This is an optimization exercise on Yosys and OpenROAD, whose aim is small area, not a production implementation. In this exercise RTL edits were held to simulation tests only and were not proved equivalent to the original. Power figures rest on the tool's default switching activity, not on a simulated workload.

==> flow/run.sh <==
#!/bin/bash
# synth_recipe.tcl (not shown) runs the flow's synth.tcl, then flattens the netlist and writes it again
# the make line also repeats each setting of config.mk as NAME=value (left out here)
make -C /OpenROAD-flow-scripts/flow DESIGN_CONFIG=/design/flow/config.mk WORK_HOME=/design/flow/orfs CLKGATE_MAP_FILE= SYNTH_SCRIPT=/design/flow/synth_recipe.tcl finish
==> flow/config.mk <==
export PLATFORM = sky130hd
export DESIGN_NAME = top_snake_game
export DESIGN_NICKNAME = top_snake_game
export VERILOG_FILES = /design/flow/design.v
export SDC_FILE = /design/flow/constraint.sdc
export NUM_CORES = 4
export LEC_CHECK = 0
export CAP_MARGIN = 20
export CORE_MARGIN = 2
export CORE_UTILIZATION = 40
export SLEW_MARGIN = 20
export SYNTH_MEMORY_MAX_BITS = 4096
==> flow/constraint.sdc <==
create_clock -name core_clock -period 10.0 [get_ports {CLOCK_50}]
set_input_delay 2.0000 -clock core_clock [delete_from_list [all_inputs] [get_ports {CLOCK_50}]]
set_output_delay 2.0000 -clock core_clock [all_outputs]
set_load 0.01 [all_outputs]
==> flow/design.v <==
module simple_dual_port_ram(
    input clk,
    input we,
    input [7:0] d,
    input [7:0] write_address, read_address,
    output reg [7:0] q
);
    reg [7:0] mem [255:0];
    always @ (posedge clk) begin
        if (we)
            mem[write_address] <= d;
        q <= (we && write_address == read_address) ? d : mem[read_address];
    end
endmodule
module switch_debounce #(parameter DEBOUNCE_TIME = 10'd1000)(input logic clk, input logic in_sw, output logic out_sw);
logic [1:0] syn;
logic [9:0] counter;
always_ff@(posedge clk) begin
    syn <= {syn[0],in_sw};  
end
always_ff@(posedge clk) begin
    if(counter >= DEBOUNCE_TIME) begin
        out_sw <= syn[1];
    end
    if(syn[1] != out_sw) begin
        counter <= counter + 10'd1;
    end
    else begin
        counter <= 10'd0;
    end
end
endmodule
module button_sync(input logic clk, input logic[3:0] in, output logic[3:0] out);
logic [1:0] b0, b1, b2, b3;
assign out = {b3[1],b2[1],b1[1],b0[1]};
always_ff@(posedge clk) begin
    b0 <= {b0[0], in[0]};
    b1 <= {b1[0], in[1]};
    b2 <= {b2[0], in[2]};
    b3 <= {b3[0], in[3]};
end
endmodule
module init_screen( input logic clk, input logic rst_n, input logic start, 
                    output logic waitrequest, output logic vga_plot,
                    output logic [7:0] vga_x, output logic [6:0] vga_y,  output logic [2:0] vga_colour);
    logic [7:0] x;
    logic [6:0] y;
    assign vga_x = x;
    assign vga_y = y;
    enum logic {IDLE, FILL} state;
    always_ff@(posedge clk) begin
        if(!rst_n) begin
            state <= IDLE;
        end
        else begin
            case(state)
                IDLE: begin
                    if(start) begin
                        state <= FILL;
                        x <= 8'd0;
                        y <= 7'd0;
                    end
                end
                FILL: begin
                    if(x == 8'd159 && y == 7'd119) begin
                        state <= IDLE;
                    end
                    else if(y == 7'd119) begin
                        x <= x + 8'd1;
                        y <= 7'd0;
                    end
                    else begin
                        y <= y + 7'd1;
                    end
                end
            endcase
        end
    end
    always_comb begin
        waitrequest = 1'b0;
        vga_plot= 1'b0;
        vga_colour = 3'b000; 
        case (state)
            IDLE: begin
            end
            FILL: begin
                waitrequest = 1'b1;
                vga_plot = 1'b1;
                if( x >= 8'd26 && x <= 8'd133 && y >= 7'd6 && y <= 7'd113) begin
                    if( x >= 8'd32 && x <= 8'd127 && y >= 7'd12 && y <= 7'd107) begin
                        vga_colour = 3'b000;
                    end
                    else begin
                        vga_colour = 3'b111;
                    end
                end
                else begin
                    vga_colour = 3'b000;
                end
            end
        endcase
    end
endmodule
module game_plot( input logic clk, input logic rst_n,
                 input logic game_plot, input logic [3:0] game_x,
                 input logic [3:0] game_y, input logic [2:0] game_colour,
                 output logic waitrequest, 
                 output logic vga_plot, output logic [7:0] vga_x, 
                 output logic [6:0] vga_y, output logic [2:0] vga_colour);
    logic [2:0] temp_colour;
    logic [7:0] base_x;
    logic [6:0] base_y;
    logic [2:0] x, y; 
    enum logic {IDLE, PLOT} state;
    always_ff@(posedge clk) begin
        if(!rst_n) begin
            state <= IDLE;
        end
        else begin
            case (state)
                IDLE: begin
                    if(game_plot) begin
                        state <= PLOT;
                        temp_colour <= game_colour;
                        base_x <= 4'd6 * game_x;  
                        base_y <= 3'd6 * game_y;  
                        x <= 3'd0;
                        y <= 3'd0;
                    end
                end
                PLOT: begin
                    if (x == 3'd5 && y == 3'd5) begin  
                        state <= IDLE;
                    end
                    else if(y == 3'd5) begin  
                        x <= x + 3'd1;
                        y <= 3'd0;
                    end
                    else begin  
                        y <= y + 3'd1;
                    end
                end
            endcase
        end
    end
    assign vga_x = 8'd32 + base_x + x;
    assign vga_y = 7'd12 + base_y + y;
    assign vga_colour = temp_colour;
    always_comb begin
        vga_plot = 1'b0;
        waitrequest = 1'b0;
        case(state)
            IDLE: begin
            end
            PLOT: begin
                vga_plot = 1'b1;
                waitrequest = 1'b1;
            end
        endcase
    end
endmodule
module game_path #(parameter [25:0] STALL_BASE = 26'd12_500_000, parameter [25:0] STALL_DECR = 26'd39_000)
                (input logic clk, input logic rst_n, input logic start, input logic in_left, 
                 input logic in_right, input logic in_up, input logic in_down, output logic waitrequest,
                 input logic game_plot_waitrequest, output logic game_plot,
                 output logic [3:0] game_x, output logic [3:0] game_y, output logic [2:0] game_colour,
                 output logic [7:0] hex_points
                );
    localparam [2:0] BLACK = 3'b000;
    localparam [2:0] RED = 3'b100;
    localparam [2:0] YELLOW = 3'b110;
    localparam [2:0] GREEN = 3'b010;
    localparam [2:0] CYAN = 3'b011;
    localparam [2:0] BLUE = 3'b001;
    localparam [2:0] MAGENTA = 3'b101;
    localparam [2:0] WHITE = 3'b111;
    logic [7:0] new_head, head, last_tail, apple, neck;  
    logic [7:0] length;  
    logic [26:0] count, stall_num;  
    logic out_of_bounds_flag;  
    logic [255:0] simple_mem;  
    logic [7:0] rd_ptr, wr_ptr;  
    logic [7:0] rand_apple; 
    logic seed_count_flag;
    logic [10:0] seed_count; 
    logic [10:0] lfsr;  
    logic [3:0] lfsr_count;
    logic we;
    logic [7:0] wr_data;
    logic [7:0] wr_addr, rd_addr;
    logic [7:0] rd_data;
    simple_dual_port_ram RAM(
        .clk(clk),
        .we(we),
        .d(wr_data),
        .write_address(wr_addr),
        .read_address(rd_addr),
        .q(rd_data)
    );
    enum logic [3:0] {IDLE,
                      INIT_APPLE, INIT_HEAD, INIT_TAIL, 
                      STALL, COLLISION, HEAD, HEAD_PLOT, NECK, NECK_PLOT, TAIL, TAIL_PLOT, APPLE, APPLE_PLOT, 
                      DEATH_STALL, DEATH} state;
    enum logic [1:0] {LEFT, RIGHT, UP, DOWN} last_direction, direction;
    always_ff@(posedge clk) begin
        if(!rst_n || state == INIT_TAIL || (in_down && direction != UP))
            last_direction <= DOWN;
        else if(in_left && direction != RIGHT)
            last_direction <= LEFT;
        else if(in_right && direction != LEFT)
            last_direction <= RIGHT;
        else if(in_up && direction != DOWN)
            last_direction <= UP;
    end
    always_comb begin
        case(direction)
            LEFT: begin
                if(head[3:0] == 4'b0000) begin
                    out_of_bounds_flag = 1'b1;
                end
                else begin
                    out_of_bounds_flag = 1'b0;
                end
                new_head = head - 8'b0000_0001;
            end
            RIGHT: begin
                if(head[3:0] == 4'b1111) begin
                    out_of_bounds_flag = 1'b1;
                end
                else begin
                    out_of_bounds_flag = 1'b0;
                end
                new_head = head + 8'b0000_0001;
            end
            UP: begin
                if(head[7:4] == 4'b0000) begin
                    out_of_bounds_flag = 1'b1;
                end
                else begin
                    out_of_bounds_flag = 1'b0;
                end
                new_head = head - 8'b0001_0000;
            end
            DOWN: begin
                if(head[7:4] == 4'b1111) begin
                    out_of_bounds_flag = 1'b1;
                end
                else begin
                    out_of_bounds_flag = 1'b0;
                end
                new_head = head + 8'b0001_0000;
            end
            default: begin
                out_of_bounds_flag = 1'b0;
                new_head = head;
            end
        endcase
    end
    always_ff@(posedge clk) begin
        if(!rst_n) begin
            state <= IDLE;
            stall_num <= STALL_BASE;
            direction <= DOWN;
            head <= 8'b0001_0111;  
            simple_mem <= 256'd0;
            hex_points <= 8'd0;
            game_plot <= 1'b0;
        end
        else begin
            case(state)
                IDLE: begin
                    if(start && (in_left || in_up || in_down || in_right )) begin
                        state <= INIT_APPLE;
                        stall_num <= STALL_BASE;
                        head <= 8'b0001_0111;  
                        last_tail <= 8'b0000_0111;  
                        apple <= 8'b1000_1000;  
                        direction <= DOWN;
                        length <= 8'd2;
                        hex_points <= 8'd0;  
                        we <= 1'b1;
                        wr_addr <= 8'd0;
                        wr_data <= 8'b0001_0111;  
                        wr_ptr <= 8'd1;  
                        rd_ptr <= 8'd0;  
                        simple_mem[8'b0001_0111] <= 1'b1;  
                        game_plot <= 1'b1;
                        game_x <= 4'b1000;  
                        game_y <= 4'b1000;  
                        game_colour <= RED;  
                    end
                end
                INIT_APPLE: begin
                    we <= 1'b0;
                    if(!game_plot_waitrequest) begin  
                        state <= INIT_HEAD;
                        game_plot <= 1'b1;
                        game_x <= head[3:0];  
                        game_y <= head[7:4];  
                        game_colour <= GREEN;  
                    end
                end
                INIT_HEAD: begin
                    if(!game_plot_waitrequest) begin  
                        state <= INIT_TAIL;
                        game_plot <= 1'b1;
                        game_x <= last_tail[3:0];  
                        game_y <= last_tail[7:4];  
                        game_colour <= WHITE;  
                    end
                end
                INIT_TAIL: begin
                    if(!game_plot_waitrequest) begin  
                        game_plot <= 1'b0;
                        if(!(in_left || in_up || in_down || in_right ))begin 
                            state <= STALL;
                            count <= 26'd0;
                        end  
                    end
                end
                STALL: begin
                    if(count >= stall_num)begin
                        state <= COLLISION;
                        direction <= last_direction;  
                    end
                    count <= count + 26'd1;
                end
                COLLISION: begin
                    if(out_of_bounds_flag || simple_mem[new_head]) begin  
                        state <= DEATH_STALL;  
                        rd_addr <= rd_ptr;
                        rd_ptr <= rd_ptr + 1'b1;
                    end
                    else begin
                        state <= HEAD;
                        head <= new_head;
                        neck <= head;
                        rd_addr <= rd_ptr;
                    end
                end
                HEAD: begin
                    state <= HEAD_PLOT;
                    we <= 1'b1;
                    wr_addr <= wr_ptr;
                    wr_data <= head;
                    wr_ptr <= wr_ptr + 8'd1;
                    simple_mem[head] <= 1'b1;
                    game_plot <= 1'b1;
                    game_x <= head[3:0];
                    game_y <= head[7:4];
                    game_colour <= GREEN;
                end
                HEAD_PLOT: begin
                    we <= 1'b0;
                    if(!game_plot_waitrequest) begin  
                        game_plot <= 1'b0;
                        state <= NECK;
                    end
                end
                NECK: begin  
                    state <= NECK_PLOT;
                    game_plot <= 1'b1;
                    game_x <= neck[3:0];
                    game_y <= neck[7:4];
                    game_colour <= WHITE;
                end
                NECK_PLOT: begin
                    if(!game_plot_waitrequest) begin  
                        game_plot <= 1'b0;
                        if(head == apple) begin  
                            state <= APPLE;
                            rand_apple <= lfsr[7:0];  
                            length <= length + 8'd1;
                            hex_points <= hex_points + 8'd1;
                        end
                        else begin  
                            state <= TAIL; 
                        end
                    end
                end
                TAIL: begin  
                    last_tail <= rd_data;
                    rd_ptr <= rd_ptr + 1'b1;
                    simple_mem[rd_data] <= 1'b0;
                    if(last_tail != head) begin  
                        state <= TAIL_PLOT;
                        game_plot <= 1'b1;
                        game_x <= last_tail[3:0];
                        game_y <= last_tail[7:4];
                        game_colour <= BLACK;
                    end
                    else begin  
                        state <= STALL;
                        count <= 26'd0;
                    end
                end
                TAIL_PLOT: begin
                    if(!game_plot_waitrequest) begin  
                        game_plot <= 1'b0;
                        state <= STALL;
                        count <= 26'd0;
                    end
                end
                APPLE: begin
                    if(simple_mem[rand_apple] || rand_apple == last_tail) begin  
                        rand_apple <= rand_apple + 8'd7;  
                    end
                    else begin 
                        state <= APPLE_PLOT;
                        apple <= rand_apple;
                        game_plot <= 1'b1;
                        game_x <= rand_apple[3:0];
                        game_y <= rand_apple[7:4];
                        game_colour <= RED;
                    end
                end
                APPLE_PLOT: begin
                    if(!game_plot_waitrequest) begin  
                        game_plot <= 1'b0;
                        state <= STALL;
                        stall_num <= stall_num - STALL_DECR;
                        count <= 26'd0;
                    end
                end
                DEATH_STALL: begin
                    if(in_left || in_up || in_down || in_right ) begin
                        state <= DEATH;
                        game_plot <= 1'b1;
                        game_x <= last_tail[3:0];
                        game_y <= last_tail[7:4];
                        game_colour <= BLACK;
                    end
                end
                DEATH: begin  
                    if(length > 8'd1) begin  
                        if(!game_plot_waitrequest) begin  
                            game_plot <= 1'b1;
                            game_x <= rd_data[3:0];
                            game_y <= rd_data[7:4]; 
                            game_colour <= BLACK; 
                            length <= length - 8'd1;
                            rd_addr <= rd_ptr;
                            rd_ptr <= rd_ptr + 1'b1;
                        end
                    end
                    else if (length == 8'd1) begin  
                        if(!game_plot_waitrequest) begin  
                            game_plot <= 1'b1;
                            game_x <= apple[3:0];
                            game_y <= apple[7:4]; 
                            game_colour <= BLACK; 
                            length <= length - 8'd1;
                        end
                    end
                    else begin
                        if(!game_plot_waitrequest) begin  
                            game_plot <= 1'b0;
                            if(!(in_left || in_up || in_down || in_right ))begin 
                                state <= IDLE;
                                simple_mem <= 256'd0;
                            end
                        end
                    end
                end
            endcase
        end
    end
    always_comb begin
        waitrequest = 1'b1;
        case(state)
            IDLE: begin
                waitrequest = 1'b0;
            end
            INIT_APPLE: begin 
            end
            INIT_HEAD: begin
            end
            INIT_TAIL: begin
            end
            STALL: begin
            end
            COLLISION: begin
            end
            HEAD: begin
            end
            HEAD_PLOT: begin
            end
            NECK: begin
            end
            NECK_PLOT: begin
            end
            TAIL: begin
            end
            TAIL_PLOT: begin
            end
            APPLE: begin
            end
            APPLE_PLOT: begin
            end
            DEATH_STALL: begin
            end
            DEATH: begin
            end
        endcase
    end
    always_ff@(posedge clk) begin
        if(!rst_n) begin
            seed_count <= 11'd0;
            lfsr <= 11'd0;  
        end
        else begin
                if (state == IDLE && start) begin   
                    seed_count_flag <= 1'b1;
                    seed_count <= 11'd0;
                end
                else if (seed_count_flag) begin
                    if(in_left || in_up || in_down || in_right ) begin
                        seed_count <= seed_count + 11'd1;  
                    end
                    else begin  
                        seed_count_flag <= 1'b0;  
                        if(seed_count == 11'b111_1111_1111) begin  
                            lfsr <= 11'd0;
                        end
                        else begin
                            lfsr <= seed_count;
                        end
                    end
                end
            if(state == APPLE_PLOT && !game_plot_waitrequest) begin  
                lfsr_count <= 4'd0;
            end
            if(lfsr_count < 4'd8) begin  
                lfsr <= {lfsr[9:0],~(lfsr[10] ^ lfsr[8])};  
                lfsr_count <= lfsr_count + 4'd1;
            end
        end
    end
endmodule
module hex_display #(parameter NUM_HEX = 3) 
                            (input logic [(NUM_HEX<<2)-1:0] num,
                            output logic [6:0] HEX0, output logic [6:0] HEX1, output logic [6:0] HEX2,
                            output logic [6:0] HEX3, output logic [6:0] HEX4, output logic [6:0] HEX5);
    function logic [6:0] num2hexdisplay( logic [3:0] number);
        case(number)
            4'h0: num2hexdisplay = 7'b1000000;  
            4'h1: num2hexdisplay = 7'b1111001;  
            4'h2: num2hexdisplay = 7'b0100100;  
            4'h3: num2hexdisplay = 7'b0110000;  
            4'h4: num2hexdisplay = 7'b0011001;  
            4'h5: num2hexdisplay = 7'b0010010;  
            4'h6: num2hexdisplay = 7'b0000010;  
            4'h7: num2hexdisplay = 7'b1111000;  
            4'h8: num2hexdisplay = 7'b0000000;  
            4'h9: num2hexdisplay = 7'b0010000;  
            4'hA: num2hexdisplay = 7'b0001000;  
            4'hB: num2hexdisplay = 7'b0000011;  
            4'hC: num2hexdisplay = 7'b1000110;  
            4'hD: num2hexdisplay = 7'b0100001;  
            4'hE: num2hexdisplay = 7'b0000110;  
            4'hF: num2hexdisplay = 7'b0001110;  
            default: num2hexdisplay = 7'b0111111;  
        endcase
    endfunction
    always_comb begin
        if(NUM_HEX >= 1) begin  
            HEX0 = num2hexdisplay(num[3:0]);
        end
        else begin
            HEX0 = 7'b1111111;  
        end
        if(NUM_HEX >= 2) begin
            HEX1 = num2hexdisplay(num[7:4]);
        end
        else begin
            HEX1 = 7'b1111111;
        end
        if(NUM_HEX >= 3) begin
            HEX2 = num2hexdisplay(num[11:8]);
        end
        else begin
            HEX2 = 7'b1111111;
        end
        if(NUM_HEX >= 4) begin
            HEX3 = num2hexdisplay(num[15:12]);
        end
        else begin
            HEX3 = 7'b1111111;
        end
        if(NUM_HEX >= 5) begin
            HEX4 = num2hexdisplay(num[19:16]);
        end
        else begin
            HEX4 = 7'b1111111;
        end
        if(NUM_HEX >= 6) begin
            HEX5 = num2hexdisplay(num[23:20]);
        end
        else begin
            HEX5 = 7'b1111111;
        end
    end
endmodule
module top_snake_game(input logic CLOCK_50, input logic [3:0] KEY,
             input logic [9:0] SW,
             output logic [6:0] HEX0, output logic [6:0] HEX1, output logic [6:0] HEX2,
             output logic [6:0] HEX3, output logic [6:0] HEX4, output logic [6:0] HEX5,
             output logic [7:0] VGA_X, output logic [6:0] VGA_Y,
             output logic [2:0] VGA_COLOUR, output logic VGA_PLOT);
    logic rst;
    logic rst_n;
    assign rst_n = ~rst;
    logic [3:0] key_sync;
    logic LEFT, UP, DOWN, RIGHT;
    assign {LEFT, UP, DOWN, RIGHT} = ~key_sync[3:0];  
    switch_debounce sw_debounce_u0(
        .clk(CLOCK_50),
        .in_sw(SW[9]),
        .out_sw(rst)  
    );
    button_sync button_sync_uo(
        .clk(CLOCK_50),
        .in(KEY[3:0]),
        .out(key_sync[3:0])
    );
    logic is_start;
    logic is_waitrequest;
    logic is_vga_plot;
    logic [7:0] is_vga_x;
    logic [6:0] is_vga_y;
    logic [2:0] is_vga_colour;
    init_screen init_screen_u0(
        .clk(CLOCK_50),
        .rst_n(rst_n),
        .start(is_start),
        .waitrequest(is_waitrequest),
        .vga_plot(is_vga_plot),
        .vga_x(is_vga_x),
        .vga_y(is_vga_y),
        .vga_colour(is_vga_colour)
    );
    logic gplot_game_plot;
    logic [3:0] gplot_game_x;
    logic [3:0] gplot_game_y;
    logic [2:0] gplot_game_colour;
    logic gplot_waitrequest;
    logic gplot_vga_plot;
    logic [7:0] gplot_vga_x;
    logic [6:0] gplot_vga_y;
    logic [2:0] gplot_vga_colour;
    game_plot game_plot_u0(
        .clk(CLOCK_50),
        .rst_n(rst_n),
        .game_plot(gplot_game_plot),
        .game_x(gplot_game_x),
        .game_y(gplot_game_y),
        .game_colour(gplot_game_colour),
        .waitrequest(gplot_waitrequest),
        .vga_plot(gplot_vga_plot),
        .vga_x(gplot_vga_x),
        .vga_y(gplot_vga_y),
        .vga_colour(gplot_vga_colour)
    );
    logic gpath_start;
    logic gpath_waitrequest;
    logic [7:0] hex_points;
    game_path #(.STALL_BASE(26'd300), .STALL_DECR(26'd1)) game_path_u0(
        .clk(CLOCK_50),
        .rst_n(rst_n),
        .start(gpath_start),
        .in_left(LEFT),
        .in_right(RIGHT),
        .in_up(UP),
        .in_down(DOWN),
        .waitrequest(gpath_waitrequest),
        .game_plot_waitrequest(gplot_waitrequest),
        .game_plot(gplot_game_plot),
        .game_x(gplot_game_x),
        .game_y(gplot_game_y),
        .game_colour(gplot_game_colour),
        .hex_points(hex_points)
    );
    hex_display #(.NUM_HEX(2)) hex_display_u0(
        .num(hex_points),
        .HEX0(HEX0),
        .HEX1(HEX1),
        .HEX2(HEX2),
        .HEX3(HEX3),
        .HEX4(HEX4),
        .HEX5(HEX5)
    );
    enum logic [2:0] {IDLE, INIT_SCREEN, INIT_SCREEN_2, GAME_PATH} state;
    always_ff@(posedge CLOCK_50) begin
        if(!rst_n) begin
            state <= IDLE;
            is_start <= 1'b0;
            gpath_start <= 1'b0;
        end
        else begin
            case(state)
                IDLE: begin
                    state <= INIT_SCREEN;
                    is_start <= 1'b1;
                end
                INIT_SCREEN: begin
                    if(!is_waitrequest) begin
                        is_start <= 1'b0;
                        state <= INIT_SCREEN_2;
                    end
                end
                INIT_SCREEN_2: begin
                    if(!is_waitrequest) begin
                        state <= GAME_PATH;
                        gpath_start <= 1'b1;
                    end
                end
                GAME_PATH: begin
                end
            endcase
        end
    end
    always_comb begin
        VGA_PLOT = 1'b0;
        VGA_X = 8'd0;
        VGA_Y = 7'd0;
        VGA_COLOUR = 3'd0;
        case(state)
            IDLE: begin
            end
            INIT_SCREEN: begin
            end
            INIT_SCREEN_2: begin
                VGA_PLOT = is_vga_plot;
                VGA_X = is_vga_x;
                VGA_Y = is_vga_y;
                VGA_COLOUR = is_vga_colour;
            end
            GAME_PATH: begin
                VGA_PLOT = gplot_vga_plot;
                VGA_X = gplot_vga_x;
                VGA_Y = gplot_vga_y;
                VGA_COLOUR = gplot_vga_colour;
            end
        endcase
    end
endmodule
**Placed cells, one color a class**

(1 px per micron) Fill, decap, tap and diode cells in gray.
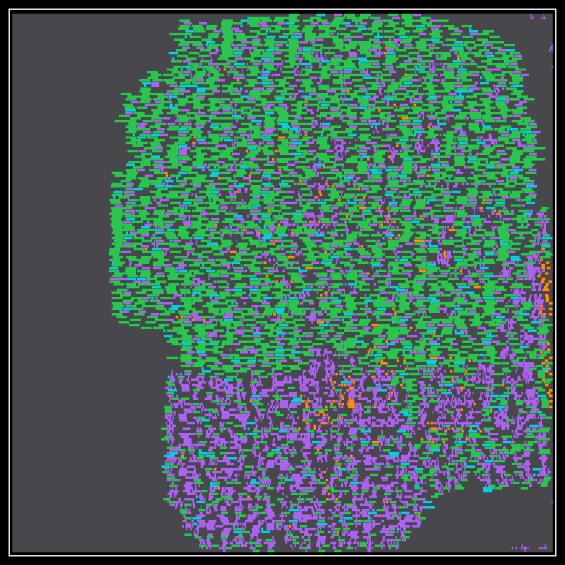
legend:
  purple:
    class: combinational and other logic
    cells: 4,830
  orange:
    class: other buffers and delay cells
    cells: 243
  green:
    class: flops
    cells: 2,587
  cyan:
    class: clock drivers and dummy loads
    cells: 482
Rows: 198
area of all placed cells without fillers: 0.130 sq mm

**IR drop map**

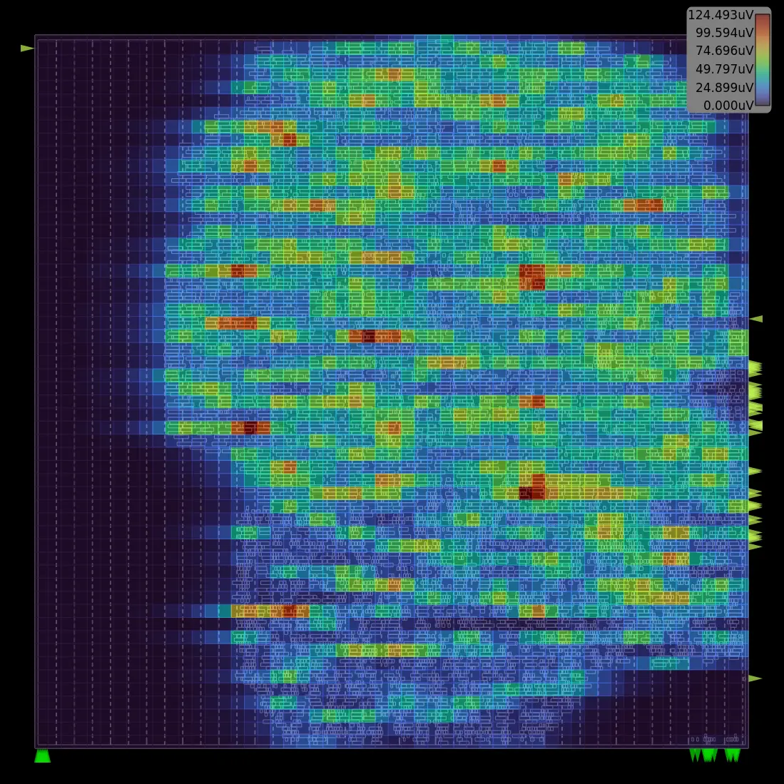
total power: 24.9 mW
P_sw: 6.21 mW

**The whole layout, all layers**

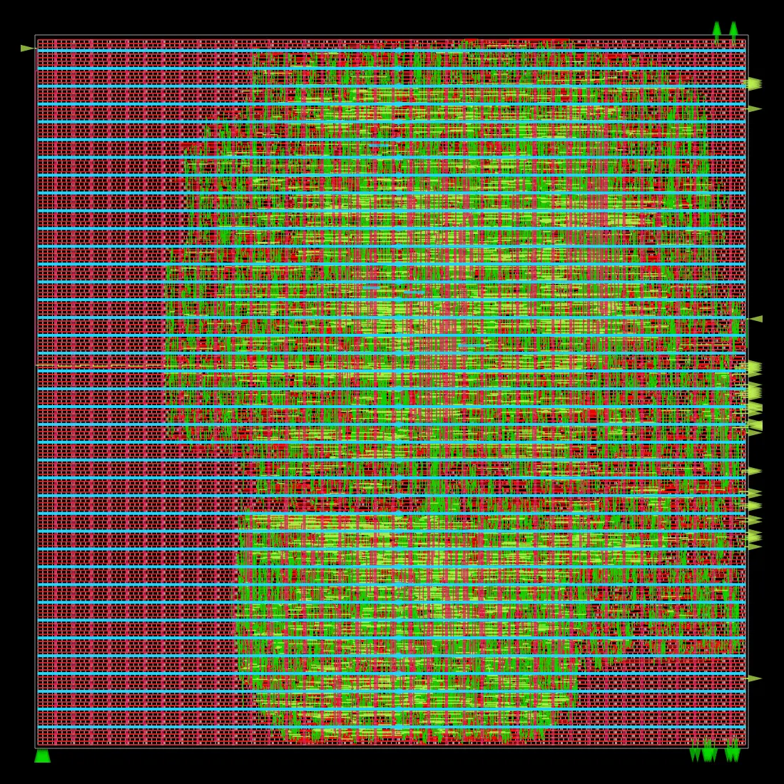
final non-filler cell total: 12,000
IO Pins: 76

==> run notes <==
P&R area growth vs syn 11.3%; layer with the highest usage met2; Clock Tree Buf Depth 4; CP Capture Type flip-flop; Pins Over Slew Limit 0; routed via count 75,600; most frequent cells in the layout 2,209 x edfxtp_1, 690 x nor2_1, 688 x mux4_2; outcome finished clean; dominant cell type by area after synthesis edfxtp_1; core area 0.291 sq mm; Final Hold Fails 0; Nets ~8,000; startpoint type of the worst setup path flip-flop; Setup TNS 0 ps; Clock transition at path regs ~60 ps; leakage dissipation 43.4 nW; die height 545 microns; Max-Cap Viols 0; period utilization 80.2%; layout cells sized above 1 roughly 17%; Worst EP required approximately 11,000 ps; PD cells 191 mW/mm^2; sequential-to-total area share from yosys stat between 60% and 70%; DRC 0; final setup fails 0; Post-Route WL 361,000 microns; final period demand of the worst path around 8000 ps; GR Util met2 between 30% and 40%; WP data arrival 8730 ps; Root Buffer clkbuf_16; initial antenna violation count 13; FF+latch count, synth 2,587; most common cell after layout, fill and taps aside edfxtp_1; top-count cell post-synth edfxtp_1; Final Hold Slack 328 ps; first-pass GRT wire length a little over 500,000 microns; Initial Utilization 40.2%; clk latency of the worst-skew pair 880 ps; post-DP HPWL about 220,000 microns; gr usage total 23.8%; DRT Pass-1 Iters 6; Post-CTS Hold Fix Bufs 0; slowest CP cell mux2i_2; number of flops mapped to enable cells by yosys about 2,200; Placed Cells about 12,000; Post-synth top cells 2,209 x edfxtp_1, 701 x nor2_1, 688 x mux4_2; peak supply drop about 150 uV; Worst Path Max Fanout 30; DR iter-0 viols roughly 11,000; CTS sink count ~2,600; routed vias/inst between 6 and 7; Port Buffers 38; Die Area between 0.2 and 0.3 sq mm; Hold Path Class reg -> reg; met1 Track Usage GR 33.1%; Yosys top cell area share between 50% and 60%; crit-path max cell delay between 1000 and 1500 ps; Synth area leaders edfxtp_1 57%, mux4_2 13%, dfxtp_1 6.5%; synth unique cells a little under 100; WL/cell ~30 microns; average size of a mapped cell between 10 and 15 sq um; critical path class reg -> reg; crit-path cells buf_4 -> mux4_2 -> mux2i_1 -> a221oi_1 -> nand3_1 -> o211ai_1 -> mux2i_2 -> ha_1 -> clkinv_1 -> a311oi_2 -> a21oi_1 -> or4_1 -> nor4_1 -> nor3_1; Overflow after GRT 0; Final Worst Setup Slack just under 2000 ps; Top FF cell, synth edfxtp_1; pre-CTS setup slack ~2300 ps; total CTS buffers 275; R2R setup slack 1980 ps; ys async rst share 0%; H-tree Lvls 5; Mapped Cells 8,004; synthesized area approximately 0.12 sq mm; met3 usage 5.63%; remaining antenna violation count after routing 0; slew of the pin with the lowest slew margin between 1000 and 1500 ps; Clock Skews between 80 and 90 ps; Die W 545 microns; RSZ-0062 raised after global routing no; synth warn 8; headroom to the max-slew limit approximately 14%; CTS tree built; post-CTS setup buffers 0; Final Wtd Congestion about 0.9; count of cells resized by post-cts repair 0; fmax around 120 MHz; largest net degree at the start of global routing around 230; vias in the first global route slightly above 70,000
state kept, by name, indices dropped and copies added, names as in the netlist, 10 cells and up, named ones only:
register                 cells
game_path_u0.lfsr           11
game_path_u0.count          27
sw_debounce_u0.counter      10
game_path_u0.seed_count     11
game_path_u0.simple_mem    256
game_path_u0.RAM.mem      2048
game_path_u0.stall_num      27
metal layers:
metal | routed length [microns] | share of wire [%]
met4 | 15100 | 4.2
met2 | 163000 | 45
met3 | 40100 | 11
met5 | 57 | 0.016
met1 | 142000 | 39
critical path, delay by kind of cell (launching register included):
kind / cells / cell delay, ps
flops: 1 / 840
fa+ha+maj: 1 / 580
compound gates: 4 / 1710
simple gates: 4 / 1560
buf+inv: 2 / 910
mux: 3 / 2210
through the flow:
step / util, % / power [mW] / cell area [sq um]
2_1_floorplan: - / 14.0 / 117000
3_3_place_gp: 41.8 / 14.9 / 122000
3_5_place_dp: 41.8 / 15.0 / 122000
4_1_cts: 44.7 / 25.0 / 130000
5_1_grt: 44.8 / 25.6 / 130000
6_report: 44.8 / 24.9 / 130000
power by group:
| group | internal [mW] | leakage, nW | switching, mW |
|---|---|---|---|
| sequential | 12.2 | 25.1 | 0.244 |
| combinational | 0.679 | 14.0 | 1.73 |
| clock | 5.84 | 4.26 | 4.24 |
kinds of logic after synthesis:
kind of cell             Yosys count  synth area share [%]
AO/OA/AOI/OAI                   1835                  9.77
buffers and inverters            724                  2.80
other                              1               0.00320
flip-flops                      2587                  63.1
XOR/XNOR                         152                  1.15
AND/OR/NAND/NOR                 1645                  6.47
adder cells (fa/ha/maj)          103                  1.14
multiplexers                     957                  15.6
final cells by class:
cell class / count / area [sq um]
Antenna cell: 7 / 17.5
Clock buffer: 351 / 7480
Clock inverter: 131 / 1200
Fill cell: 25200 / 161000
Inverter: 110 / 415
Multi-Input combinational cell: 4720 / 40200
Sequential cell: 2587 / 73900
Tap cell: 3900 / 4880
Timing Repair Buffer: 243 / 2150
worst paths after layout:
kind              cells past startpoint                                   endpoint                     startpoint
setup / recovery                     14  game_path_u0.simple_mem[107]$_SDFFE_PP0P_                      flip-flop
setup reg to reg                     14  game_path_u0.simple_mem[107]$_SDFFE_PP0P_                      flip-flop
hold reg to reg                       0              sw_debounce_u0.syn[1]$_DFF_P_  sw_debounce_u0.syn[0]$_DFF_P_
hold / removal                        0              sw_debounce_u0.syn[1]$_DFF_P_  sw_debounce_u0.syn[0]$_DFF_P_

what the ideal ports hide:
Ports are ideal in the flow. The routed layout listed here was re-timed in OpenROAD.
Step 1 (the two cells are an assumption about what drives the block):
set clk [get_ports {CLOCK_50}]
set_driving_cell -lib_cell sky130_fd_sc_hd__clkbuf_16 $clk
set_driving_cell -lib_cell sky130_fd_sc_hd__buf_2 [delete_from_list [all_inputs] $clk]
Step 2 also shifts input and output timing later by t, the mid clock arrival at the registers, as if the neighbouring blocks saw the same clock.
Slacks: ideal ports / drivers / drivers and shift; pairs: ideal ports / drivers.
t (ns): 0.936
slack for setup (ns): 1.983 / 1.983 / 1.983
worst setup path at the end: register to register
clock arrival spread, ns: 0.085 / 0.085
slew at the worst register clock pin (ns): 0.07 / 0.07
After both steps setup and hold are still met in this run. The setup slack of this run moves by 0.000 ns with the drivers and by 0.000 ns with both steps.
